This design comes from an exercise in tuning for small area on the open sky130 flow, not from production work.
At most, simulation tests tie the RTL to the original design; equivalence was not proved.
Not every run is shown, and edits may drop behaviour that the tests do not exercise.
The RTL of run 2 was laid out without a check of its function.

===== design.v =====
module stw_mac16 (
    input  wire [15:0] a,
    input  wire [15:0] b,
    input  wire [15:0] c,
    input  wire        k,
    input  wire        s,
    output wire [15:0] y
);
wire [15:0] ak = k ? 16'd0 : a;
wire p1;
wire p2;
wire p3;
wire p4;
wire p5;
wire p6;
wire p7;
wire p8;
wire p9;
wire p10;
wire p11;
wire p12;
wire p13;
wire p14;
wire p15;
wire p16;
wire p17;
wire p18;
wire p19;
wire p20;
wire p21;
wire p22;
wire p23;
wire p24;
wire p25;
wire p26;
wire p27;
wire p28;
wire p29;
wire p30;
wire p31;
wire p32;
wire p33;
wire p34;
wire p35;
wire p36;
wire p37;
wire p38;
wire p39;
wire p40;
wire p41;
wire p42;
wire p43;
wire p44;
wire p45;
wire p46;
wire p47;
wire p48;
wire p49;
wire p50;
wire p51;
wire p52;
wire p53;
wire p54;
wire p55;
wire p56;
wire p57;
wire p58;
wire p59;
wire p60;
wire p61;
wire p62;
wire p63;
wire p64;
wire p65;
wire p66;
wire p67;
wire p68;
wire p69;
wire p70;
wire p71;
wire p72;
wire p73;
wire p74;
wire p75;
wire p76;
wire p77;
wire p78;
wire p79;
wire p80;
wire p81;
wire p82;
wire p83;
wire p84;
wire p85;
wire p86;
wire p87;
wire p88;
wire p89;
wire p90;
wire p91;
wire p92;
wire p93;
wire p94;
wire p95;
wire p96;
wire p97;
wire p98;
wire p99;
wire p100;
wire p101;
wire p102;
wire p103;
wire p104;
wire p105;
wire p106;
wire p107;
wire p108;
wire p109;
wire p110;
wire p111;
wire p112;
wire p113;
wire p114;
wire p115;
wire p116;
wire p117;
wire p118;
wire p119;
wire p120;
wire p121;
wire p122;
wire p123;
wire p124;
wire p125;
wire p126;
wire p127;
wire p128;
wire p129;
wire p130;
wire p131;
wire p132;
wire p133;
wire p134;
wire p135;
wire p136;
wire s137;
wire c138;
wire s139;
wire c140;
wire s141;
wire c142;
wire s143;
wire c144;
wire s145;
wire c146;
wire s147;
wire c148;
wire s149;
wire c150;
wire s151;
wire c152;
wire s153;
wire c154;
wire s155;
wire c156;
wire s157;
wire c158;
wire s159;
wire c160;
wire s161;
wire c162;
wire s163;
wire c164;
wire s165;
wire c166;
wire s167;
wire c168;
wire s169;
wire c170;
wire s171;
wire c172;
wire s173;
wire c174;
wire s175;
wire c176;
wire s177;
wire c178;
wire s179;
wire c180;
wire s181;
wire c182;
wire s183;
wire c184;
wire s185;
wire c186;
wire s187;
wire c188;
wire s189;
wire c190;
wire s191;
wire c192;
wire s193;
wire c194;
wire s195;
wire c196;
wire s197;
wire c198;
wire s199;
wire c200;
wire s201;
wire c202;
wire s203;
wire c204;
wire s205;
wire c206;
wire s207;
wire c208;
wire s209;
wire c210;
wire s211;
wire c212;
wire s213;
wire c214;
wire s215;
wire c216;
wire s217;
wire c218;
wire s219;
wire c220;
wire s221;
wire c222;
wire s223;
wire c224;
wire s225;
wire c226;
wire s227;
wire c228;
wire s229;
wire c230;
wire s231;
wire c232;
wire s233;
wire c234;
wire s235;
wire c236;
wire s237;
wire c238;
wire s239;
wire c240;
wire s241;
wire c242;
wire s243;
wire c244;
wire s245;
wire c246;
wire s247;
wire c248;
wire s249;
wire c250;
wire s251;
wire c252;
wire s253;
wire c254;
wire s255;
wire c256;
wire s257;
wire c258;
wire s259;
wire c260;
wire s261;
wire c262;
wire s263;
wire c264;
wire s265;
wire c266;
wire s267;
wire c268;
wire s269;
wire c270;
wire s271;
wire c272;
wire s273;
wire c274;
wire s275;
wire c276;
wire s277;
wire c278;
wire s279;
wire c280;
wire s281;
wire c282;
wire s283;
wire c284;
wire s285;
wire c286;
wire s287;
wire c288;
wire s289;
wire c290;
wire s291;
wire c292;
wire s293;
wire c294;
wire s295;
wire c296;
wire s297;
wire c298;
wire s299;
wire c300;
wire s301;
wire c302;
wire s303;
wire c304;
wire s305;
wire c306;
wire s307;
wire c308;
wire s309;
wire c310;
wire s311;
wire c312;
wire s313;
wire c314;
wire s315;
wire c316;
wire s317;
wire c318;
wire s319;
wire c320;
wire s321;
wire c322;
wire s323;
wire c324;
wire s325;
wire c326;
wire s327;
wire c328;
wire s329;
wire c330;
wire s331;
wire c332;
wire s333;
wire c334;
wire s335;
wire c336;
wire s337;
wire c338;
wire s339;
wire c340;
wire s341;
wire c342;
wire s343;
wire c344;
wire s345;
wire c346;
wire s347;
wire c348;
wire s349;
wire c350;
wire s351;
wire c352;
wire s353;
wire c354;
wire s355;
wire c356;
wire s357;
wire c358;
wire s359;
wire c360;
wire s361;
wire c362;
wire s363;
wire c364;
wire s365;
wire c366;
wire s367;
wire c368;
wire s369;
wire c370;
wire s371;
wire c372;
wire s373;
wire c374;
wire s375;
wire c376;
wire x377;
wire x378;
wire x379;
wire x380;
wire x381;
wire x382;
wire x383;
wire x384;
wire x385;
wire x386;
wire x387;
wire x388;
wire x389;
wire x390;
wire x391;
wire x392;
wire x393;
wire x394;
wire x395;
wire x396;
wire x397;
wire x398;
wire x399;
wire x400;
wire x401;
wire x402;
wire x403;
wire x404;
wire x405;
wire x406;
wire x407;
assign p1 = k ? s : (a[0] & b[0]);
assign p2 = k ? s : (a[0] & b[1]);
assign p3 = k ? s : (a[0] & b[2]);
assign p4 = k ? s : (a[0] & b[3]);
assign p5 = k ? s : (a[0] & b[4]);
assign p6 = k ? s : (a[0] & b[5]);
assign p7 = k ? s : (a[0] & b[6]);
assign p8 = k ? s : (a[0] & b[7]);
assign p9 = k ? s : (a[0] & b[8]);
assign p10 = k ? s : (a[0] & b[9]);
assign p11 = k ? s : (a[0] & b[10]);
assign p12 = k ? s : (a[0] & b[11]);
assign p13 = k ? s : (a[0] & b[12]);
assign p14 = k ? s : (a[0] & b[13]);
assign p15 = k ? s : (a[0] & b[14]);
assign p16 = k ? s : (a[0] & b[15]);
assign p17 = ak[1] & b[0];
assign p18 = ak[1] & b[1];
assign p19 = ak[1] & b[2];
assign p20 = ak[1] & b[3];
assign p21 = ak[1] & b[4];
assign p22 = ak[1] & b[5];
assign p23 = ak[1] & b[6];
assign p24 = ak[1] & b[7];
assign p25 = ak[1] & b[8];
assign p26 = ak[1] & b[9];
assign p27 = ak[1] & b[10];
assign p28 = ak[1] & b[11];
assign p29 = ak[1] & b[12];
assign p30 = ak[1] & b[13];
assign p31 = ak[1] & b[14];
assign p32 = ak[2] & b[0];
assign p33 = ak[2] & b[1];
assign p34 = ak[2] & b[2];
assign p35 = ak[2] & b[3];
assign p36 = ak[2] & b[4];
assign p37 = ak[2] & b[5];
assign p38 = ak[2] & b[6];
assign p39 = ak[2] & b[7];
assign p40 = ak[2] & b[8];
assign p41 = ak[2] & b[9];
assign p42 = ak[2] & b[10];
assign p43 = ak[2] & b[11];
assign p44 = ak[2] & b[12];
assign p45 = ak[2] & b[13];
assign p46 = ak[3] & b[0];
assign p47 = ak[3] & b[1];
assign p48 = ak[3] & b[2];
assign p49 = ak[3] & b[3];
assign p50 = ak[3] & b[4];
assign p51 = ak[3] & b[5];
assign p52 = ak[3] & b[6];
assign p53 = ak[3] & b[7];
assign p54 = ak[3] & b[8];
assign p55 = ak[3] & b[9];
assign p56 = ak[3] & b[10];
assign p57 = ak[3] & b[11];
assign p58 = ak[3] & b[12];
assign p59 = ak[4] & b[0];
assign p60 = ak[4] & b[1];
assign p61 = ak[4] & b[2];
assign p62 = ak[4] & b[3];
assign p63 = ak[4] & b[4];
assign p64 = ak[4] & b[5];
assign p65 = ak[4] & b[6];
assign p66 = ak[4] & b[7];
assign p67 = ak[4] & b[8];
assign p68 = ak[4] & b[9];
assign p69 = ak[4] & b[10];
assign p70 = ak[4] & b[11];
assign p71 = ak[5] & b[0];
assign p72 = ak[5] & b[1];
assign p73 = ak[5] & b[2];
assign p74 = ak[5] & b[3];
assign p75 = ak[5] & b[4];
assign p76 = ak[5] & b[5];
assign p77 = ak[5] & b[6];
assign p78 = ak[5] & b[7];
assign p79 = ak[5] & b[8];
assign p80 = ak[5] & b[9];
assign p81 = ak[5] & b[10];
assign p82 = ak[6] & b[0];
assign p83 = ak[6] & b[1];
assign p84 = ak[6] & b[2];
assign p85 = ak[6] & b[3];
assign p86 = ak[6] & b[4];
assign p87 = ak[6] & b[5];
assign p88 = ak[6] & b[6];
assign p89 = ak[6] & b[7];
assign p90 = ak[6] & b[8];
assign p91 = ak[6] & b[9];
assign p92 = ak[7] & b[0];
assign p93 = ak[7] & b[1];
assign p94 = ak[7] & b[2];
assign p95 = ak[7] & b[3];
assign p96 = ak[7] & b[4];
assign p97 = ak[7] & b[5];
assign p98 = ak[7] & b[6];
assign p99 = ak[7] & b[7];
assign p100 = ak[7] & b[8];
assign p101 = ak[8] & b[0];
assign p102 = ak[8] & b[1];
assign p103 = ak[8] & b[2];
assign p104 = ak[8] & b[3];
assign p105 = ak[8] & b[4];
assign p106 = ak[8] & b[5];
assign p107 = ak[8] & b[6];
assign p108 = ak[8] & b[7];
assign p109 = ak[9] & b[0];
assign p110 = ak[9] & b[1];
assign p111 = ak[9] & b[2];
assign p112 = ak[9] & b[3];
assign p113 = ak[9] & b[4];
assign p114 = ak[9] & b[5];
assign p115 = ak[9] & b[6];
assign p116 = ak[10] & b[0];
assign p117 = ak[10] & b[1];
assign p118 = ak[10] & b[2];
assign p119 = ak[10] & b[3];
assign p120 = ak[10] & b[4];
assign p121 = ak[10] & b[5];
assign p122 = ak[11] & b[0];
assign p123 = ak[11] & b[1];
assign p124 = ak[11] & b[2];
assign p125 = ak[11] & b[3];
assign p126 = ak[11] & b[4];
assign p127 = ak[12] & b[0];
assign p128 = ak[12] & b[1];
assign p129 = ak[12] & b[2];
assign p130 = ak[12] & b[3];
assign p131 = ak[13] & b[0];
assign p132 = ak[13] & b[1];
assign p133 = ak[13] & b[2];
assign p134 = ak[14] & b[0];
assign p135 = ak[14] & b[1];
assign p136 = ak[15] & b[0];
assign s137 = c[0] ^ p1;
assign c138 = c[0] & p1;
assign s139 = c[1] ^ p2 ^ p17;
assign c140 = (c[1] & p2) | (c[1] & p17) | (p2 & p17);
assign s141 = c138 ^ s139;
assign c142 = c138 & s139;
assign s143 = c[2] ^ p3 ^ p18;
assign c144 = (c[2] & p3) | (c[2] & p18) | (p3 & p18);
assign s145 = p32 ^ c140 ^ s143;
assign c146 = (p32 & c140) | (p32 & s143) | (c140 & s143);
assign s147 = c142 ^ s145;
assign c148 = c142 & s145;
assign s149 = c[3] ^ p4 ^ p19;
assign c150 = (c[3] & p4) | (c[3] & p19) | (p4 & p19);
assign s151 = p33 ^ p46 ^ c144;
assign c152 = (p33 & p46) | (p33 & c144) | (p46 & c144);
assign s153 = s149 ^ c146 ^ s151;
assign c154 = (s149 & c146) | (s149 & s151) | (c146 & s151);
assign s155 = c148 ^ s153;
assign c156 = c148 & s153;
assign s157 = c[4] ^ p5 ^ p20;
assign c158 = (c[4] & p5) | (c[4] & p20) | (p5 & p20);
assign s159 = p34 ^ p47 ^ p59;
assign c160 = (p34 & p47) | (p34 & p59) | (p47 & p59);
assign s161 = c150 ^ s157 ^ s159;
assign c162 = (c150 & s157) | (c150 & s159) | (s157 & s159);
assign s163 = c152 ^ s161 ^ c154;
assign c164 = (c152 & s161) | (c152 & c154) | (s161 & c154);
assign s165 = c156 ^ s163;
assign c166 = c156 & s163;
assign s167 = c[5] ^ p6 ^ p21;
assign c168 = (c[5] & p6) | (c[5] & p21) | (p6 & p21);
assign s169 = p35 ^ p48 ^ p60;
assign c170 = (p35 & p48) | (p35 & p60) | (p48 & p60);
assign s171 = p71 ^ c158 ^ c160;
assign c172 = (p71 & c158) | (p71 & c160) | (c158 & c160);
assign s173 = s167 ^ s169 ^ c162;
assign c174 = (s167 & s169) | (s167 & c162) | (s169 & c162);
assign s175 = s171 ^ s173 ^ c164;
assign c176 = (s171 & s173) | (s171 & c164) | (s173 & c164);
assign s177 = c166 ^ s175;
assign c178 = c166 & s175;
assign s179 = c[6] ^ p7 ^ p22;
assign c180 = (c[6] & p7) | (c[6] & p22) | (p7 & p22);
assign s181 = p36 ^ p49 ^ p61;
assign c182 = (p36 & p49) | (p36 & p61) | (p49 & p61);
assign s183 = p72 ^ p82 ^ c168;
assign c184 = (p72 & p82) | (p72 & c168) | (p82 & c168);
assign s185 = c170 ^ s179 ^ s181;
assign c186 = (c170 & s179) | (c170 & s181) | (s179 & s181);
assign s187 = c172 ^ s183 ^ s185;
assign c188 = (c172 & s183) | (c172 & s185) | (s183 & s185);
assign s189 = c174 ^ s187 ^ c176;
assign c190 = (c174 & s187) | (c174 & c176) | (s187 & c176);
assign s191 = c178 ^ s189;
assign c192 = c178 & s189;
assign s193 = c[7] ^ p8 ^ p23;
assign c194 = (c[7] & p8) | (c[7] & p23) | (p8 & p23);
assign s195 = p37 ^ p50 ^ p62;
assign c196 = (p37 & p50) | (p37 & p62) | (p50 & p62);
assign s197 = p73 ^ p83 ^ p92;
assign c198 = (p73 & p83) | (p73 & p92) | (p83 & p92);
assign s199 = c180 ^ c182 ^ s193;
assign c200 = (c180 & c182) | (c180 & s193) | (c182 & s193);
assign s201 = s195 ^ s197 ^ c184;
assign c202 = (s195 & s197) | (s195 & c184) | (s197 & c184);
assign s203 = c186 ^ s199 ^ s201;
assign c204 = (c186 & s199) | (c186 & s201) | (s199 & s201);
assign s205 = c188 ^ s203 ^ c190;
assign c206 = (c188 & s203) | (c188 & c190) | (s203 & c190);
assign s207 = c192 ^ s205;
assign c208 = c192 & s205;
assign s209 = c[8] ^ p9 ^ p24;
assign c210 = (c[8] & p9) | (c[8] & p24) | (p9 & p24);
assign s211 = p38 ^ p51 ^ p63;
assign c212 = (p38 & p51) | (p38 & p63) | (p51 & p63);
assign s213 = p74 ^ p84 ^ p93;
assign c214 = (p74 & p84) | (p74 & p93) | (p84 & p93);
assign s215 = p101 ^ c194 ^ c196;
assign c216 = (p101 & c194) | (p101 & c196) | (c194 & c196);
assign s217 = c198 ^ s209 ^ s211;
assign c218 = (c198 & s209) | (c198 & s211) | (s209 & s211);
assign s219 = s213 ^ c200 ^ s215;
assign c220 = (s213 & c200) | (s213 & s215) | (c200 & s215);
assign s221 = s217 ^ c202 ^ s219;
assign c222 = (s217 & c202) | (s217 & s219) | (c202 & s219);
assign s223 = c204 ^ s221 ^ c206;
assign c224 = (c204 & s221) | (c204 & c206) | (s221 & c206);
assign s225 = c208 ^ s223;
assign c226 = c208 & s223;
assign s227 = c[9] ^ p10 ^ p25;
assign c228 = (c[9] & p10) | (c[9] & p25) | (p10 & p25);
assign s229 = p39 ^ p52 ^ p64;
assign c230 = (p39 & p52) | (p39 & p64) | (p52 & p64);
assign s231 = p75 ^ p85 ^ p94;
assign c232 = (p75 & p85) | (p75 & p94) | (p85 & p94);
assign s233 = p102 ^ p109 ^ c210;
assign c234 = (p102 & p109) | (p102 & c210) | (p109 & c210);
assign s235 = c212 ^ c214 ^ s227;
assign c236 = (c212 & c214) | (c212 & s227) | (c214 & s227);
assign s237 = s229 ^ s231 ^ c216;
assign c238 = (s229 & s231) | (s229 & c216) | (s231 & c216);
assign s239 = c218 ^ s233 ^ s235;
assign c240 = (c218 & s233) | (c218 & s235) | (s233 & s235);
assign s241 = c220 ^ s237 ^ s239;
assign c242 = (c220 & s237) | (c220 & s239) | (s237 & s239);
assign s243 = c222 ^ s241 ^ c224;
assign c244 = (c222 & s241) | (c222 & c224) | (s241 & c224);
assign s245 = c226 ^ s243;
assign c246 = c226 & s243;
assign s247 = c[10] ^ p11 ^ p26;
assign c248 = (c[10] & p11) | (c[10] & p26) | (p11 & p26);
assign s249 = p40 ^ p53 ^ p65;
assign c250 = (p40 & p53) | (p40 & p65) | (p53 & p65);
assign s251 = p76 ^ p86 ^ p95;
assign c252 = (p76 & p86) | (p76 & p95) | (p86 & p95);
assign s253 = p103 ^ p110 ^ p116;
assign c254 = (p103 & p110) | (p103 & p116) | (p110 & p116);
assign s255 = c228 ^ c230 ^ c232;
assign c256 = (c228 & c230) | (c228 & c232) | (c230 & c232);
assign s257 = s247 ^ s249 ^ s251;
assign c258 = (s247 & s249) | (s247 & s251) | (s249 & s251);
assign s259 = s253 ^ c234 ^ c236;
assign c260 = (s253 & c234) | (s253 & c236) | (c234 & c236);
assign s261 = s255 ^ s257 ^ c238;
assign c262 = (s255 & s257) | (s255 & c238) | (s257 & c238);
assign s263 = c240 ^ s259 ^ s261;
assign c264 = (c240 & s259) | (c240 & s261) | (s259 & s261);
assign s265 = c242 ^ s263 ^ c244;
assign c266 = (c242 & s263) | (c242 & c244) | (s263 & c244);
assign s267 = c246 ^ s265;
assign c268 = c246 & s265;
assign s269 = c[11] ^ p12 ^ p27;
assign c270 = (c[11] & p12) | (c[11] & p27) | (p12 & p27);
assign s271 = p41 ^ p54 ^ p66;
assign c272 = (p41 & p54) | (p41 & p66) | (p54 & p66);
assign s273 = p77 ^ p87 ^ p96;
assign c274 = (p77 & p87) | (p77 & p96) | (p87 & p96);
assign s275 = p104 ^ p111 ^ p117;
assign c276 = (p104 & p111) | (p104 & p117) | (p111 & p117);
assign s277 = p122 ^ c248 ^ c250;
assign c278 = (p122 & c248) | (p122 & c250) | (c248 & c250);
assign s279 = c252 ^ c254 ^ s269;
assign c280 = (c252 & c254) | (c252 & s269) | (c254 & s269);
assign s281 = s271 ^ s273 ^ s275;
assign c282 = (s271 & s273) | (s271 & s275) | (s273 & s275);
assign s283 = c256 ^ c258 ^ s277;
assign c284 = (c256 & c258) | (c256 & s277) | (c258 & s277);
assign s285 = s279 ^ s281 ^ c260;
assign c286 = (s279 & s281) | (s279 & c260) | (s281 & c260);
assign s287 = s283 ^ c262 ^ s285;
assign c288 = (s283 & c262) | (s283 & s285) | (c262 & s285);
assign s289 = c264 ^ s287 ^ c266;
assign c290 = (c264 & s287) | (c264 & c266) | (s287 & c266);
assign s291 = c268 ^ s289;
assign c292 = c268 & s289;
assign s293 = c[12] ^ p13 ^ p28;
assign c294 = (c[12] & p13) | (c[12] & p28) | (p13 & p28);
assign s295 = p42 ^ p55 ^ p67;
assign c296 = (p42 & p55) | (p42 & p67) | (p55 & p67);
assign s297 = p78 ^ p88 ^ p97;
assign c298 = (p78 & p88) | (p78 & p97) | (p88 & p97);
assign s299 = p105 ^ p112 ^ p118;
assign c300 = (p105 & p112) | (p105 & p118) | (p112 & p118);
assign s301 = p123 ^ p127 ^ c270;
assign c302 = (p123 & p127) | (p123 & c270) | (p127 & c270);
assign s303 = c272 ^ c274 ^ c276;
assign c304 = (c272 & c274) | (c272 & c276) | (c274 & c276);
assign s305 = s293 ^ s295 ^ s297;
assign c306 = (s293 & s295) | (s293 & s297) | (s295 & s297);
assign s307 = s299 ^ c278 ^ c280;
assign c308 = (s299 & c278) | (s299 & c280) | (c278 & c280);
assign s309 = c282 ^ s301 ^ s303;
assign c310 = (c282 & s301) | (c282 & s303) | (s301 & s303);
assign s311 = s305 ^ c284 ^ s307;
assign c312 = (s305 & c284) | (s305 & s307) | (c284 & s307);
assign s313 = s309 ^ c286 ^ s311;
assign c314 = (s309 & c286) | (s309 & s311) | (c286 & s311);
assign s315 = c288 ^ s313 ^ c290;
assign c316 = (c288 & s313) | (c288 & c290) | (s313 & c290);
assign s317 = c292 ^ s315;
assign c318 = c292 & s315;
assign s319 = c[13] ^ p14 ^ p29;
assign c320 = (c[13] & p14) | (c[13] & p29) | (p14 & p29);
assign s321 = p43 ^ p56 ^ p68;
assign c322 = (p43 & p56) | (p43 & p68) | (p56 & p68);
assign s323 = p79 ^ p89 ^ p98;
assign c324 = (p79 & p89) | (p79 & p98) | (p89 & p98);
assign s325 = p106 ^ p113 ^ p119;
assign c326 = (p106 & p113) | (p106 & p119) | (p113 & p119);
assign s327 = p124 ^ p128 ^ p131;
assign c328 = (p124 & p128) | (p124 & p131) | (p128 & p131);
assign s329 = c294 ^ c296 ^ c298;
assign c330 = (c294 & c296) | (c294 & c298) | (c296 & c298);
assign s331 = c300 ^ s319 ^ s321;
assign c332 = (c300 & s319) | (c300 & s321) | (s319 & s321);
assign s333 = s323 ^ s325 ^ s327;
assign c334 = (s323 & s325) | (s323 & s327) | (s325 & s327);
assign s335 = c302 ^ c304 ^ c306;
assign c336 = (c302 & c304) | (c302 & c306) | (c304 & c306);
assign s337 = s329 ^ s331 ^ s333;
assign c338 = (s329 & s331) | (s329 & s333) | (s331 & s333);
assign s339 = c308 ^ c310 ^ s335;
assign c340 = (c308 & c310) | (c308 & s335) | (c310 & s335);
assign s341 = s337 ^ c312 ^ s339;
assign c342 = (s337 & c312) | (s337 & s339) | (c312 & s339);
assign s343 = c314 ^ s341 ^ c316;
assign c344 = (c314 & s341) | (c314 & c316) | (s341 & c316);
assign s345 = c318 ^ s343;
assign c346 = c318 & s343;
assign s347 = c[14] ^ p15 ^ p30;
assign c348 = (c[14] & p15) | (c[14] & p30) | (p15 & p30);
assign s349 = p44 ^ p57 ^ p69;
assign c350 = (p44 & p57) | (p44 & p69) | (p57 & p69);
assign s351 = p80 ^ p90 ^ p99;
assign c352 = (p80 & p90) | (p80 & p99) | (p90 & p99);
assign s353 = p107 ^ p114 ^ p120;
assign c354 = (p107 & p114) | (p107 & p120) | (p114 & p120);
assign s355 = p125 ^ p129 ^ p132;
assign c356 = (p125 & p129) | (p125 & p132) | (p129 & p132);
assign s357 = p134 ^ c320 ^ c322;
assign c358 = (p134 & c320) | (p134 & c322) | (c320 & c322);
assign s359 = c324 ^ c326 ^ c328;
assign c360 = (c324 & c326) | (c324 & c328) | (c326 & c328);
assign s361 = s347 ^ s349 ^ s351;
assign c362 = (s347 & s349) | (s347 & s351) | (s349 & s351);
assign s363 = s353 ^ s355 ^ c330;
assign c364 = (s353 & s355) | (s353 & c330) | (s355 & c330);
assign s365 = c332 ^ c334 ^ s357;
assign c366 = (c332 & c334) | (c332 & s357) | (c334 & s357);
assign s367 = s359 ^ s361 ^ c336;
assign c368 = (s359 & s361) | (s359 & c336) | (s361 & c336);
assign s369 = s363 ^ c338 ^ s365;
assign c370 = (s363 & c338) | (s363 & s365) | (c338 & s365);
assign s371 = c340 ^ s367 ^ s369;
assign c372 = (c340 & s367) | (c340 & s369) | (s367 & s369);
assign s373 = c342 ^ s371 ^ c344;
assign c374 = (c342 & s371) | (c342 & c344) | (s371 & c344);
assign s375 = c346 ^ s373;
assign c376 = c346 & s373;
assign x377 = c[15] ^ p16;
assign x378 = p31 ^ p45;
assign x379 = p58 ^ p70;
assign x380 = p81 ^ p91;
assign x381 = p100 ^ p108;
assign x382 = p115 ^ p121;
assign x383 = p126 ^ p130;
assign x384 = p133 ^ p135;
assign x385 = p136 ^ x377;
assign x386 = x378 ^ x379;
assign x387 = x380 ^ x381;
assign x388 = x382 ^ x383;
assign x389 = x384 ^ c348;
assign x390 = c350 ^ c352;
assign x391 = c354 ^ c356;
assign x392 = x385 ^ x386;
assign x393 = x387 ^ x388;
assign x394 = x389 ^ x390;
assign x395 = x391 ^ x392;
assign x396 = x393 ^ c358;
assign x397 = c360 ^ c362;
assign x398 = x394 ^ x395;
assign x399 = x396 ^ x397;
assign x400 = c364 ^ x398;
assign x401 = c366 ^ x399;
assign x402 = x400 ^ x401;
assign x403 = c368 ^ c370;
assign x404 = x402 ^ x403;
assign x405 = c372 ^ x404;
assign x406 = x405 ^ c374;
assign x407 = x406 ^ c376;
assign y = {x407, s375, s345, s317, s291, s267, s245, s225, s207, s191, s177, s165, s155, s147, s141, s137};
endmodule
module traditional_systolic_stw
#(
    parameter ROWS = 4,
    parameter COLS = 4,
    parameter WORD_SIZE = 16
) (
    input  wire                              clk,
    input  wire                              rst,
    input  wire                              ctl_stat_bit_in,
    input  wire                              ctl_dummy_fsm_op2_select_in,
    input  wire                              ctl_dummy_fsm_out_select_in,
    input  wire [(ROWS * COLS * 2) - 1:0]    fault_inject_bus,
    input  wire [WORD_SIZE-1:0]              STW_mult_op1,
    input  wire [WORD_SIZE-1:0]              STW_mult_op2,
    input  wire [WORD_SIZE-1:0]              STW_add_op,
    input  wire [WORD_SIZE-1:0]              STW_expected,
    input  wire                              STW_test_load_en,
    input  wire                              STW_start,
    output wire                              STW_complete_out,
    output wire [(ROWS*COLS)-1:0]            STW_result_mat,
    input  wire [ROWS * WORD_SIZE - 1: 0]    left_in_bus,
    input  wire [COLS * WORD_SIZE - 1: 0]    top_in_bus,
    output wire [COLS * WORD_SIZE - 1: 0]    bottom_out_bus,
    output wire [ROWS * WORD_SIZE - 1: 0]    right_out_bus
);
localparam W = WORD_SIZE;
reg          stw_busy;           
reg  [W-1:0] stw_op1;
reg  [W-1:0] stw_op2;
reg  [W-1:0] stw_d;              
always @(posedge clk or posedge rst) begin
    if (rst)
        stw_busy <= 1'b0;
    else
        stw_busy <= ~stw_busy & STW_start;
end
always @(posedge clk or posedge rst) begin
    if (rst) begin
        stw_op1 <= {W{1'b0}};
        stw_op2 <= {W{1'b0}};
        stw_d   <= {W{1'b0}};
    end else if (STW_test_load_en) begin
        stw_op1 <= STW_mult_op1;
        stw_op2 <= STW_mult_op2;
        stw_d   <= STW_add_op - STW_expected;
    end
end
assign STW_complete_out = ~stw_busy;
wire [W-1:0] stw_sum;            
wire eq_prod = (stw_sum == {W{1'b0}});
wire eq_sa0  = (stw_d == {W{1'b0}});
wire eq_sa1  = (stw_d == {{(W-1){1'b0}}, 1'b1});
wire [ROWS*COLS*W-1:0] left_bus;      
wire [ROWS*COLS*W-1:0] bottom_bus;    
genvar r, c;
generate
for (r = 0; r < ROWS; r = r + 1) begin : row
    assign right_out_bus[r*W +: W] = left_bus[(r*COLS + COLS-1)*W +: W];
    for (c = 0; c < COLS; c = c + 1) begin : col
        wire [W-1:0] left_d;
        wire [W-1:0] top_d;
        if (c == 0) begin : lin
            assign left_d = left_in_bus[r*W +: W];
        end else begin : lpe
            assign left_d = left_bus[(r*COLS + c-1)*W +: W];
        end
        if (r == 0) begin : tin
            assign top_d = top_in_bus[c*W +: W];
        end else begin : tpe
            assign top_d = bottom_bus[((r-1)*COLS + c)*W +: W];
        end
        wire [1:0]   f      = fault_inject_bus[2*(c*ROWS + r) +: 2];
        reg [W-1:0] left_reg, top_reg, stat_reg, acc;
        reg         result;
        wire [W-1:0] mac_y;
        if (r == 0 && c == 0) begin : lend
            wire [W-1:0] a  = stw_busy ? stw_op1 : left_reg;
            wire [W-1:0] b  = stw_busy ? stw_op2 : (ctl_stat_bit_in ? stat_reg : top_reg);
            wire [W-1:0] ad = stw_busy ? stw_d   : (ctl_stat_bit_in ? top_reg : acc);
            stw_mac16 u_mac (.a(a), .b(b), .c(ad), .k(f[0] & ~stw_busy), .s(f[1]), .y(mac_y));
            assign stw_sum = mac_y;
            always @(posedge clk or posedge rst) begin
                if (rst)
                    acc <= {W{1'b0}};
                else if (!stw_busy)
                    acc <= mac_y;
            end
        end else begin : plain
            wire [W-1:0] b  = ctl_stat_bit_in ? stat_reg : top_reg;
            wire [W-1:0] ad = (ctl_stat_bit_in & ~stw_busy) ? top_reg : acc;
            stw_mac16 u_mac (.a(left_reg), .b(b), .c(ad), .k(f[0] | stw_busy),
                             .s(f[1] & ~stw_busy), .y(mac_y));
            always @(posedge clk or posedge rst) begin
                if (rst)
                    acc <= {W{1'b0}};
                else
                    acc <= mac_y;
            end
        end
        always @(posedge clk or posedge rst) begin
            if (rst) begin
                left_reg <= {W{1'b0}};
                top_reg  <= {W{1'b0}};
            end else if (!stw_busy) begin
                left_reg <= left_d;
                top_reg  <= top_d;
            end
        end
        always @(posedge clk or posedge rst) begin
            if (rst)
                stat_reg <= {W{1'b0}};
            else if (ctl_dummy_fsm_op2_select_in)
                stat_reg <= top_d;
        end
        always @(posedge clk or posedge rst) begin
            if (rst)
                result <= 1'b1;
            else if (stw_busy)
                result <= f[0] ? (f[1] ? eq_sa1 : eq_sa0) : eq_prod;
        end
        assign left_bus[(r*COLS + c)*W +: W]   = left_reg;
        assign bottom_bus[(r*COLS + c)*W +: W] = ctl_dummy_fsm_out_select_in ? acc : top_reg;
        assign STW_result_mat[r*COLS + c] = result;
        if (r == ROWS-1) begin : bout
            assign bottom_out_bus[c*W +: W] = bottom_bus[(r*COLS + c)*W +: W];
        end
    end
end
endgenerate
endmodule

===== run.sh =====
#!/bin/bash
# synth_recipe.tcl (not shown) runs the flow's synth.tcl, then flattens the netlist and writes it again
# the make line also repeats each setting of config.mk as NAME=value (left out here)
make -C /OpenROAD-flow-scripts/flow DESIGN_CONFIG=/design/flow/config.mk WORK_HOME=/design/flow/orfs CLKGATE_MAP_FILE= SYNTH_SCRIPT=/design/flow/synth_recipe.tcl finish

===== config.mk =====
export PLATFORM = sky130hd
export DESIGN_NAME = traditional_systolic_stw
export DESIGN_NICKNAME = traditional_systolic_stw
export VERILOG_FILES = /design/flow/design.v
export SDC_FILE = /design/flow/constraint.sdc
export NUM_CORES = 4
export LEC_CHECK = 0
export CAP_MARGIN = 20
export CORE_MARGIN = 2
export CORE_UTILIZATION = 40
export GPL_ROUTABILITY_DRIVEN = 1
export SLEW_MARGIN = 20

===== constraint.sdc =====
create_clock -name core_clock -period 16.0 [get_ports {clk}]
set_input_delay 3.2000 -clock core_clock [delete_from_list [all_inputs] [get_ports {clk}]]
set_output_delay 3.2000 -clock core_clock [all_outputs]
set_load 0.01 [all_outputs]

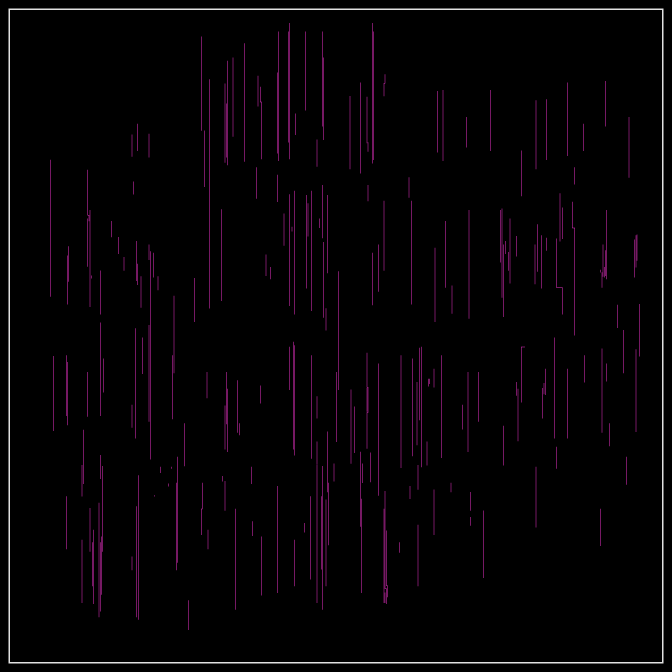
Figure 1: run 1, met4 routing.
nets with wire on the layer: 183
wire length on this layer: 10700 um
main direction: vertical
longest straight run: 186 um

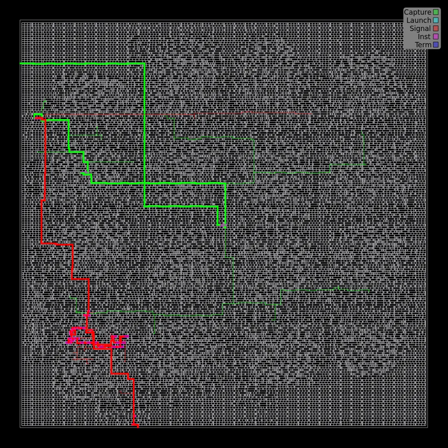
Figure 2: run 1, path with the least slack.
Final Non-Filler Cells: 14293
fin crit period: 12.84 ns
PnR worst setup slack: 3.16 ns
Core Util, Final: 0.444
Fin Setup TNS: 0 ns

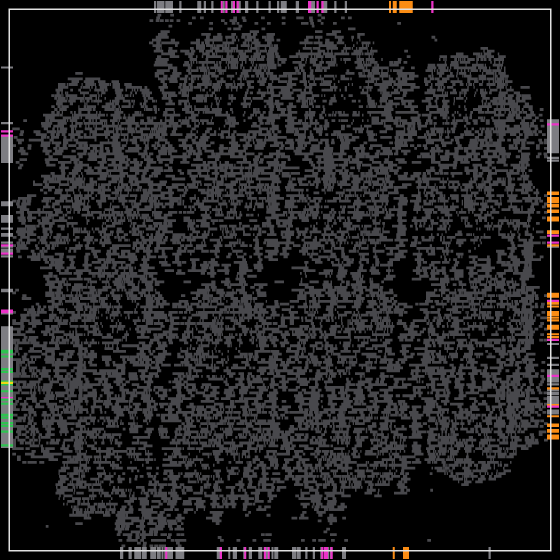
Figure 3: run 1, I/O pins on the die edge.
Pins as bars across the die edge, other pins in gray.
| port | color | pins | direction | edge |
|---|---|---|---|---|
| fault_inject_bus | magenta | 32 | input | 9 bottom, 9 top, 7 left, 7 right |
| ctl_stat_bit_in | yellow | 1 | input | left |
| STW_expected | green | 16 | input | left |
| right_out_bus | orange | 64 | output | 42 right, 16 top, 6 bottom |
all pins by edge: 134 left, 99 right, 77 bottom, 66 top

==> flow_summary.json, run 1 <==
{
  "synthCells": 10452,
  "clock_latency_ns": 0.83,
  "n_antenna_cell": 1,
  "status": "no timing/DRC/antenna violations",
  "finalHoldViolCount": 0,
  "yosysWarnings": 1,
  "crit_family": "adder cells",
  "final_cell_mix": "1741 x inv_1, 1681 x fa_1, 1221 x mux2_2",
  "coreArea_sq_mm": 0.274,
  "min_path_type": "flop to flop",
  "buffer_area_frac": 0.0442,
  "cts_buffer_depth": 3,
  "die_h_um": 529,
  "yosys-top-cells-area": "fa_1 31%, dfrtp_1 24%, mux2_2 12%",
  "critPathRequiredTime_ns": 16.71,
  "worstPathMaxFanout": 16,
  "setup_viol": 0,
  "synthSimpleGateAreaFrac": 0.101,
  "antenna_found_initial": 8,
  "drt_iter0_drc": 5110,
  "ys_types": 71,
  "cts-resized-gates": 0,
  "dp_slack_ns": 2.32,
  "finalWeightedCongestion": 0.946,
  "start_util": 0.402,
  "synthArstFlopShare": 1.00,
  "dieArea_sq_mm": 0.279,
  "cts-buffers-inserted": 135,
  "path_depth": 29,
  "crit_top_cell": "fa_1",
  "cts.sink_count": 1089,
  "synthAdderAreaFrac": 0.335,
  "clk_pin_slew_ns": 0.06,
  "grt_pass1_wl_um": 514000,
  "nonClockBufferCount": 575,
  "synth-xor-area-share": 0.0416,
  "wire_per_inst_um": 23.0,
  "skew_ns": 0.0409,
  "regArea_sq_mm": 0.0273,
  "rsz0062_at_grt": "no",
  "viasPerCell": 5.21,
  "multi_input_area_sq_mm": 0.0733,
  "cts_tree": "built",
  "n_tap_cell": 3589,
  "fp.dieW_um": 529,
  "top_layer": "met5",
  "seq_share": 0.224,
  "grt_start_max_net_pins": 144,
  "nets": 12763,
  "crit_start": "fault_inject_bus[0]",
  "htree_levels": 4,
  "rows": 192,
  "timing.fmax_mhz": 77.9,
  "slew_headroom": 0.238,
  "use_met2": 0.399,
  "io_pins": 376,
  "areaGrowthSynthToFinish_pct": 10.5,
  "drt_pass1_iterations": 5,
  "drc": 0,
  "drt-met1-wl_um": 139000,
  "crit_type": "primary input to flop",
  "timing.final.crit_share": 0.803,
  "synth-edff-count": 0,
  "drv_cap": 0,
  "worstReg2RegStart": "stw_busy",
  "met3_usage": 0.0415,
  "syn_nets": 12619,
  "slew_violations": 0,
  "largest_class": "multi-input gates",
  "synth_most_common_cell": "inv_1",
  "grt_pass1_vias": 83074,
  "holdCritStartpoint": "row[2].col[0].stat_reg[11]",
  "synth_top_family_by_area": "adder cells",
  "hpwl_um": 259000,
  "ys_seq_area_frac": 0.248,
  "worstSetupEndpoint": "row[3].col[0].result",
  "holdPathEnd": "row[2].col[0].stat_reg[11]",
  "synth_top_cell_area_share": 0.306,
  "critPathMaxStageDelay_ns": 0.55,
  "use_met1": 0.325,
  "seq_cells": 1089,
  "place_inst": 14047,
  "num-multi-input-gates": 7052,
  "wl_met3_um": 20800,
  "syn-cell-area_sq_mm": 0.110,
  "ant_nets": 0,
  "ys_ff_latch": 1089,
  "reg2reg_slack_ns": 4.77,
  "synth_compound_area_frac": 0.0241,
  "stdcell_area_sq_mm": 0.122
}
Figure 4. Wires at chosen ports, followed through buffers (run 1).
Bar = 200 um.
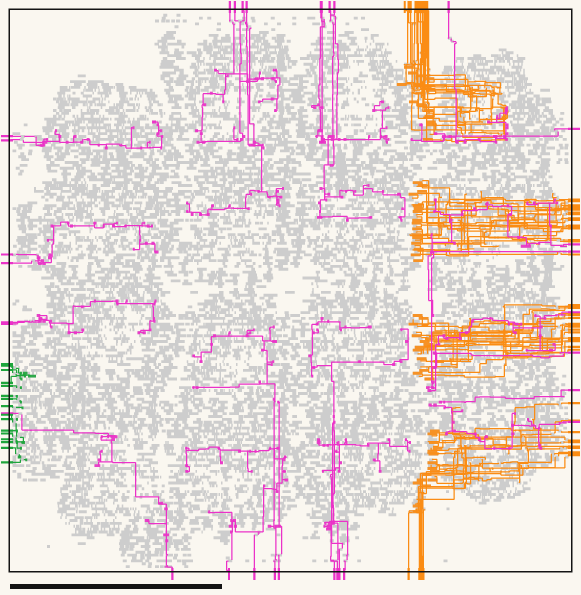

--- run 2 (changed files replaced; the others as in run 1) ---
==> design.v <==
module traditional_mac_stw
#(
    parameter WORD_SIZE = 16
)(
    clk,
    rst,
    fsm_op2_select_in,   
    fsm_out_select_in,   
    stat_bit_in,   
        fault_inject,
        STW_test_load_en,
        STW_mult_op1,
        STW_mult_op2,
        STW_add_op,
        STW_expected,
        STW_start,
        STW_complete,
        STW_result_out,
    left_in,
    top_in, 
    right_out,
    bottom_out
);
input clk;
input rst;
input fsm_op2_select_in;
input fsm_out_select_in;
input stat_bit_in;
    input [1:0] fault_inject;
    wire [WORD_SIZE-1:0] stuck_at = (fault_inject[1]) ? {WORD_SIZE{1'b1}} : {WORD_SIZE{1'b0}};
input [WORD_SIZE - 1: 0] left_in;
input [WORD_SIZE - 1: 0] top_in;
output [WORD_SIZE - 1: 0] right_out;
output [WORD_SIZE - 1: 0] bottom_out;
wire [255:0] tie_low;
assign tie_low = {WORD_SIZE{1'b0}};
reg [WORD_SIZE - 1: 0] stationary_operand_reg;
reg [WORD_SIZE - 1: 0] top_in_reg;
reg [WORD_SIZE - 1: 0] left_in_reg;
reg [WORD_SIZE - 1: 0] accumulator_reg;
wire [WORD_SIZE - 1: 0] adder_out; 
wire [WORD_SIZE - 1: 0] mult_op2_mux_out;
wire [WORD_SIZE - 1: 0] add_op2_mux_out;
assign right_out = left_in_reg;
assign bottom_out = (fsm_out_select_in == 1'b0) ? {tie_low[WORD_SIZE - 1: 0] | top_in_reg} : accumulator_reg;
    input [WORD_SIZE-1:0] STW_mult_op1;
    input [WORD_SIZE-1:0] STW_mult_op2;
    input [WORD_SIZE-1:0] STW_add_op;
    input [WORD_SIZE-1:0] STW_expected;
    input STW_test_load_en;
    input STW_start;
    output reg STW_complete;
    output reg STW_result_out;
    reg [WORD_SIZE-1:0] STW_mult_op1_reg;
    reg [WORD_SIZE-1:0] STW_mult_op2_reg;
    reg [WORD_SIZE-1:0] STW_add_op_reg;
    reg [WORD_SIZE-1:0] STW_expected_reg;
    parameter STW_IDLE = 'h0;
    parameter STW_RUNNING ='h1;
    reg stw_en;
    reg state;
    always @(posedge clk, posedge rst) begin
        if (rst) begin
            STW_complete <= 'b1;
            stw_en <= 'b0;
            STW_result_out <= 1'b1;
            state <= STW_IDLE;
        end else begin
            case (state)
                STW_IDLE: begin
                    if (STW_start) begin
                        STW_complete <= 'b0;
                        stw_en <= 'b1;
                        state <= STW_RUNNING;
                    end
                end
                STW_RUNNING: begin
                    STW_complete <= 1'b1;
                    stw_en <= 'b0;
                    STW_result_out <= (STW_expected_reg == adder_out);
                    state <= STW_IDLE;
                end
                default: begin
                    stw_en <= 'b0;
                    state <= STW_IDLE;
                end
            endcase
        end
    end
    always @(posedge clk, posedge rst) begin
        if (rst) begin
            STW_expected_reg <= 'd0;
            STW_mult_op1_reg <= 'd0;
            STW_mult_op2_reg <= 'd0;
            STW_add_op_reg <= 'd0;
        end
        else if (STW_test_load_en) begin
            STW_expected_reg <= STW_expected;
            STW_mult_op1_reg <= STW_mult_op1;
            STW_mult_op2_reg <= STW_mult_op2;
            STW_add_op_reg <= STW_add_op;
        end
    end
wire [WORD_SIZE - 1: 0] multiplier_out;
    reg [WORD_SIZE - 1: 0] stw_multiplier_reg;
    always @(negedge clk) begin
        if (stw_en) begin
            stw_multiplier_reg <= STW_mult_op1_reg * STW_mult_op2_reg;
        end
    end
        assign multiplier_out = (fault_inject[0]) ? stuck_at : (stw_en ? stw_multiplier_reg : left_in_reg * mult_op2_mux_out);
    assign adder_out = multiplier_out + (stw_en ? STW_add_op_reg : add_op2_mux_out);
assign mult_op2_mux_out = (stat_bit_in == 1'b1) ? stationary_operand_reg : top_in_reg;
assign add_op2_mux_out = (stat_bit_in == 1'b1) ? top_in_reg : accumulator_reg;
always @(posedge clk, posedge rst)
begin
     if(rst == 1'b1)
     begin
        top_in_reg <= tie_low[WORD_SIZE - 1: 0]; 
        left_in_reg <= tie_low[WORD_SIZE - 1: 0]; 
     end
     else
     begin 
    if (!stw_en) begin
        left_in_reg <= left_in;
        top_in_reg <= top_in;
    end
     end
end
always @(posedge clk, posedge rst)
begin
    if(rst == 1'b1)
    begin
        accumulator_reg <= tie_low [WORD_SIZE - 1: 0]; 
        stationary_operand_reg <= tie_low [WORD_SIZE - 1: 0]; 
    end
    else
    begin
        if (fsm_op2_select_in == 1'b1)
        begin
            stationary_operand_reg <= top_in;
        end
        if (!stw_en) begin
            accumulator_reg <= adder_out;
        end
    end
end
endmodule
module traditional_systolic_stw
#(
    parameter ROWS = 4,
    parameter COLS = 4,
    parameter WORD_SIZE = 16
) (
    clk,
    rst,
    ctl_stat_bit_in, 
    ctl_dummy_fsm_op2_select_in,
    ctl_dummy_fsm_out_select_in,
        fault_inject_bus,
        STW_mult_op1,
        STW_mult_op2,
        STW_add_op,
        STW_expected,
        STW_test_load_en,
        STW_start,
        STW_complete_out,
        STW_result_mat,
    left_in_bus,
    top_in_bus,
    bottom_out_bus,
    right_out_bus
);
input clk;
input rst;
input [ROWS * WORD_SIZE - 1: 0] left_in_bus;
input [COLS * WORD_SIZE - 1: 0] top_in_bus;
output [COLS * WORD_SIZE - 1: 0] bottom_out_bus;
output [ROWS * WORD_SIZE - 1: 0] right_out_bus;
input ctl_stat_bit_in; 
input ctl_dummy_fsm_op2_select_in;
input ctl_dummy_fsm_out_select_in;
    input [(ROWS * COLS * 2) - 1:0] fault_inject_bus;  
    input [WORD_SIZE-1:0] STW_mult_op1;
    input [WORD_SIZE-1:0] STW_mult_op2;
    input [WORD_SIZE-1:0] STW_add_op;
    input [WORD_SIZE-1:0] STW_expected;
    input STW_test_load_en;
    input STW_start;
    output STW_complete_out;
    output [(ROWS*COLS)-1:0] STW_result_mat;  
wire [ROWS * COLS * WORD_SIZE - 1: 0] hor_interconnect;
wire [COLS * ROWS * WORD_SIZE - 1: 0] ver_interconnect;
wire [(ROWS*COLS)-1:0] STW_complete;
assign STW_complete_out = &STW_complete;
genvar r, c;
generate
for (r = 0; r < ROWS; r = r + 1) begin : right_out_genblk
    assign right_out_bus[(r+1) * WORD_SIZE - 1 -: WORD_SIZE] = hor_interconnect[r * COLS * WORD_SIZE + COLS * WORD_SIZE - 1 -: WORD_SIZE];
end 
for (c  = 0; c < COLS; c = c + 1) begin : bottom_out_genblk
    assign bottom_out_bus[(c+1) * WORD_SIZE - 1 -: WORD_SIZE] = ver_interconnect[(ROWS * c + ROWS) * WORD_SIZE - 1 -: WORD_SIZE];
end
for(r = 0; r < ROWS; r = r+1) begin : mac_row_genblk
    for(c = 0; c < COLS; c = c+1) begin : mac_col_genblk
        localparam VERTICAL_SIGNAL_OFFSET = (c * ROWS + (r+1)) * WORD_SIZE;
        localparam HORIZONTAL_SIGNAL_OFFSET = (r * COLS + (c+1)) * WORD_SIZE;
        if ((r == 0) && (c==0))
        begin : rc
            traditional_mac_stw #(
                .WORD_SIZE(WORD_SIZE)
            ) u_mac(
                .clk(clk),
                .rst(rst),
                .fsm_op2_select_in(ctl_dummy_fsm_op2_select_in),
                .fsm_out_select_in(ctl_dummy_fsm_out_select_in),
                .stat_bit_in(ctl_stat_bit_in),
                    .fault_inject(fault_inject_bus[(c*ROWS+r)*2 +: 2]),
                    .STW_test_load_en(STW_test_load_en),
                    .STW_mult_op1(STW_mult_op1),
                    .STW_mult_op2(STW_mult_op2),
                    .STW_add_op(STW_add_op),
                    .STW_expected(STW_expected),
                    .STW_start(STW_start),
                    .STW_complete(STW_complete[(r*COLS)+c]),
                    .STW_result_out(STW_result_mat[(r*COLS)+c]),
                .left_in(left_in_bus[(r+1) * WORD_SIZE -1 -: WORD_SIZE]),
                .top_in(top_in_bus[(c+1) * WORD_SIZE - 1 -: WORD_SIZE]),
                .right_out(hor_interconnect[HORIZONTAL_SIGNAL_OFFSET - 1 -: WORD_SIZE]),
                .bottom_out(ver_interconnect[VERTICAL_SIGNAL_OFFSET -1 -: WORD_SIZE])
            );
        end
        else if (c==0)
        begin : rc
            localparam TOP_PEER_OFFSET = (c * ROWS + r) * WORD_SIZE;
            traditional_mac_stw #(
                .WORD_SIZE(WORD_SIZE)
            ) u_mac(
                .clk(clk),
                .rst(rst),
                .fsm_op2_select_in(ctl_dummy_fsm_op2_select_in),
                .fsm_out_select_in(ctl_dummy_fsm_out_select_in),
                .stat_bit_in(ctl_stat_bit_in),
                    .fault_inject(fault_inject_bus[(c*ROWS+r)*2 +: 2]),
                    .STW_test_load_en(STW_test_load_en),
                    .STW_mult_op1(STW_mult_op1),
                    .STW_mult_op2(STW_mult_op2),
                    .STW_add_op(STW_add_op),
                    .STW_expected(STW_expected),
                    .STW_start(STW_start),
                    .STW_complete(STW_complete[(r*COLS)+c]),
                    .STW_result_out(STW_result_mat[(r*COLS)+c]),
                .left_in(left_in_bus[(r+1) * WORD_SIZE -1 -: WORD_SIZE]),
                .top_in(ver_interconnect[TOP_PEER_OFFSET -1 -: WORD_SIZE]),
                .right_out(hor_interconnect[HORIZONTAL_SIGNAL_OFFSET -1 -: WORD_SIZE]),
                .bottom_out(ver_interconnect[VERTICAL_SIGNAL_OFFSET -1 -: WORD_SIZE])
            );
        end
        else if (r==0)
        begin : rc
            localparam LEFT_PEER_OFFSET = (r * COLS + c) * WORD_SIZE;
            traditional_mac_stw #(
                .WORD_SIZE(WORD_SIZE)
            ) u_mac(
                .clk(clk),
                .rst(rst),
                .fsm_op2_select_in(ctl_dummy_fsm_op2_select_in),
                .fsm_out_select_in(ctl_dummy_fsm_out_select_in),
                .stat_bit_in(ctl_stat_bit_in),
                    .fault_inject(fault_inject_bus[(c*ROWS+r)*2 +: 2]),
                    .STW_test_load_en(STW_test_load_en),
                    .STW_mult_op1(STW_mult_op1),
                    .STW_mult_op2(STW_mult_op2),
                    .STW_add_op(STW_add_op),
                    .STW_expected(STW_expected),
                    .STW_start(STW_start),
                    .STW_complete(STW_complete[(r*COLS)+c]),
                    .STW_result_out(STW_result_mat[(r*COLS)+c]),
                .left_in(hor_interconnect[LEFT_PEER_OFFSET - 1 -: WORD_SIZE]),
                .top_in(top_in_bus[(c+1) * WORD_SIZE - 1 -: WORD_SIZE]),
                .right_out(hor_interconnect[HORIZONTAL_SIGNAL_OFFSET -1 -: WORD_SIZE]),
                .bottom_out(ver_interconnect[VERTICAL_SIGNAL_OFFSET -1 -: WORD_SIZE])
            );
        end
        else
        begin : rc
            localparam TOP_PEER_OFFSET =  (c * ROWS + r)  * WORD_SIZE;
            localparam LEFT_PEER_OFFSET = (r * COLS + c) * WORD_SIZE;
            traditional_mac_stw #(
                .WORD_SIZE(WORD_SIZE)
            ) u_mac(
                .clk(clk),
                .rst(rst),
                .fsm_op2_select_in(ctl_dummy_fsm_op2_select_in),
                .fsm_out_select_in(ctl_dummy_fsm_out_select_in),
                .stat_bit_in(ctl_stat_bit_in),
                    .fault_inject(fault_inject_bus[(c*ROWS+r)*2 +: 2]),
                    .STW_test_load_en(STW_test_load_en),
                    .STW_mult_op1(STW_mult_op1),
                    .STW_mult_op2(STW_mult_op2),
                    .STW_add_op(STW_add_op),
                    .STW_expected(STW_expected),
                    .STW_start(STW_start),
                    .STW_complete(STW_complete[(r*COLS)+c]),
                    .STW_result_out(STW_result_mat[(r*COLS)+c]),
                .left_in(hor_interconnect[LEFT_PEER_OFFSET - 1 -: WORD_SIZE]),
                .top_in(ver_interconnect[TOP_PEER_OFFSET -1 -: WORD_SIZE]),
                .right_out(hor_interconnect[HORIZONTAL_SIGNAL_OFFSET -1 -: WORD_SIZE]),
                .bottom_out(ver_interconnect[VERTICAL_SIGNAL_OFFSET -1 -: WORD_SIZE])
            );
        end
    end
end
endgenerate
endmodule
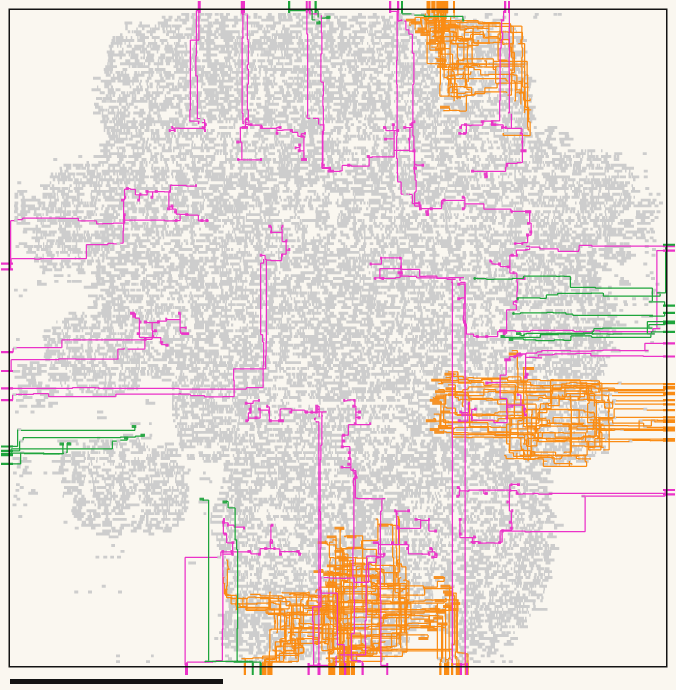
Figure 5: run 2, wires at chosen ports, followed through buffers.
Bar = 200 um.
| port | color | bits | direction | end cells | buffers | wire |
|---|---|---|---|---|---|---|
| STW_expected | green | 16 | input | 16 | 16 | 2080 um |
| right_out_bus | orange | 64 | output | 64 | 75 | 18500 um |
| fault_inject_bus | magenta | 32 | input | 255 | 37 | 9200 um |
port bufs: 375
I/O pins: 376

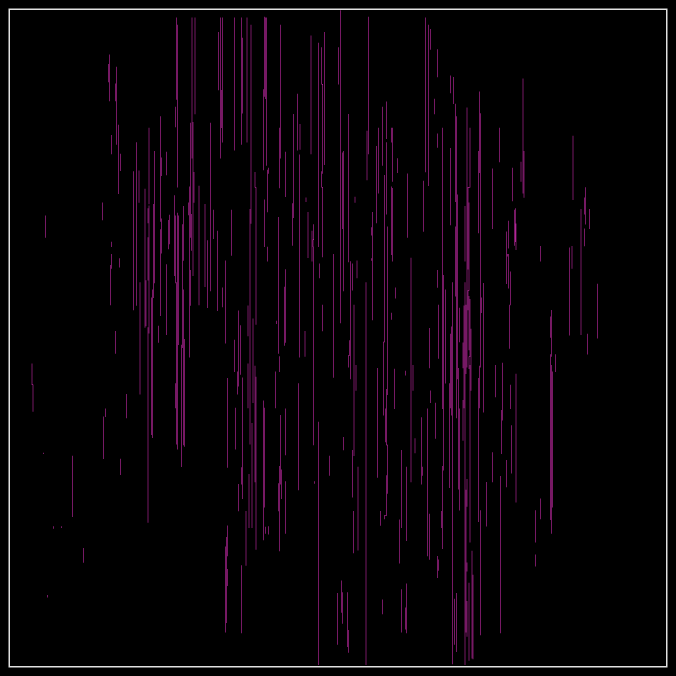
Figure 6: run 2, met4 routing.
share of all routed wire: 4.6%
longest straight run: 358 um

==> flow_summary.json, run 2 <==
{
  "status": "no timing/DRC/antenna violations",
  "yosysWarnings": 1,
  "final_cell_mix": "2454 x inv_1, 1589 x nand2_1, 1375 x fa_1",
  "critPathRequiredTime_ns": 8.59,
  "buffer_area_frac": 0.0323,
  "cts_tree": "built",
  "synth-xor-area-share": 0.0665,
  "final_util": 0.442,
  "cts_buffer_depth": 4,
  "dieArea_sq_mm": 0.378,
  "num-multi-input-gates": 11155,
  "vias": 111795,
  "grt_pass1_wl_um": 745000,
  "syn_nets": 18326,
  "drt_pass1_iterations": 6,
  "rows": 224,
  "htree_levels": 4,
  "finalWeightedCongestion": 0.937,
  "syn-cell-area_sq_mm": 0.149,
  "synth_top_cell_area_share": 0.188,
  "crit_type": "flop to flop",
  "viasPerCell": 5.34,
  "cts_root_buffer": "clkbuf_16",
  "stdcell_area_sq_mm": 0.164,
  "clk_pin_slew_ns": 0.06,
  "ant_nets": 0,
  "largest_class": "multi-input gates",
  "synth-edff-count": 256,
  "crit_family": "adder cells",
  "setup_ws_ns": 1.76,
  "final_cells": 20923,
  "dp_slack_ns": 1.70,
  "cts-resized-gates": 0,
  "cts-buffers-inserted": 179,
  "worstPathMaxFanout": 17,
  "seq_cells": 1408,
  "drt_iter0_drc": 9705,
  "grt_start_max_net_pins": 157,
  "nets": 18442,
  "yosys-top-cells-area": "dfrtp_1 19%, fa_1 18%, mux2_2 9.4%",
  "ys_ff_latch": 1408,
  "areaGrowthSynthToFinish_pct": 10.2,
  "drv_cap": 0,
  "wl_met3_um": 35600,
  "slew_violations": 0,
  "met3_usage": 0.0342,
  "rsz0062_at_grt": "no",
  "use_met2": 0.422,
  "seq_share": 0.223,
  "grt_pass1_vias": 110851,
  "setup_viol": 0,
  "synth_most_common_cell": "inv_1",
  "n_tap_cell": 4972,
  "multi_input_area_sq_mm": 0.101,
  "slew_headroom": 0.228,
  "nonClockBufferCount": 558,
  "ys_types": 91,
  "antenna_found_initial": 59,
  "setup_tns_ns": 0,
  "fill_cells": 36070,
  "clock_latency_ns": 0.94,
  "synthCells": 15646,
  "synthAdderAreaFrac": 0.275,
  "hpwl_um": 369000,
  "path_depth": 21,
  "n_antenna_cell": 39,
  "place_inst": 20297,
  "wire_per_inst_um": 24.0,
  "top_layer": "met5",
  "cts.sink_count": 1408,
  "coreArea_sq_mm": 0.372,
  "drc": 0
}
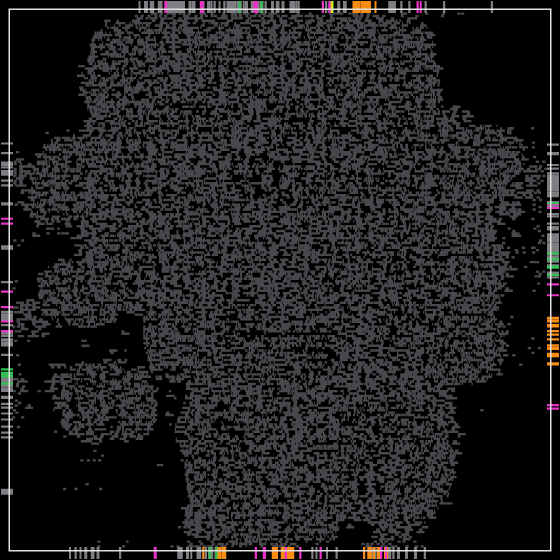
Figure 7: run 2, I/O pins on the die edge.
Pins as bars across the die edge, other pins in gray.
| port | color | pins | direction | edge |
|---|---|---|---|---|
| fault_inject_bus | magenta | 32 | input | 10 top, 10 bottom, 6 left, 6 right |
| ctl_stat_bit_in | yellow | 1 | input | top |
| right_out_bus | orange | 64 | output | 32 bottom, 16 right, 16 top |
| STW_expected | green | 16 | input | 6 right, 5 left, 3 top, 2 bottom |
all pins by edge: 130 top, 93 bottom, 83 right, 70 left
Die Height: 615 um
Die X: 615 um

-- port drivers added, routing unchanged --
Ports are ideal in the flow. The routed layout listed here was re-timed in OpenROAD.
Step 1 (the two cells are an assumption about what drives the block):
set clk [get_ports {clk}]
set_driving_cell -lib_cell sky130_fd_sc_hd__clkbuf_16 $clk
set_driving_cell -lib_cell sky130_fd_sc_hd__buf_2 [delete_from_list [all_inputs] $clk]
Step 2 adds t to the input delays and takes it off the output delays; t is the mean of the earliest and latest rising clock arrival at the registers after step 1. Input paths then give back, and output paths get back, about the clock's delay inside the block.
Three values: no drivers, after step 1, after step 2; two values: the first two.
run: run 1
t, ns: 0.899
slack for setup (ns): 3.157 / 3.218 / 2.320
hold slack, ns: 0.500 / 0.500 / 0.500
worst setup path at the end: input to register
pins driven straight from the clock port: 1
After both steps setup and hold are still met in run 1. For run 1, drivers alone change the setup slack by +0.061 ns; drivers and shift together by -0.837 ns.
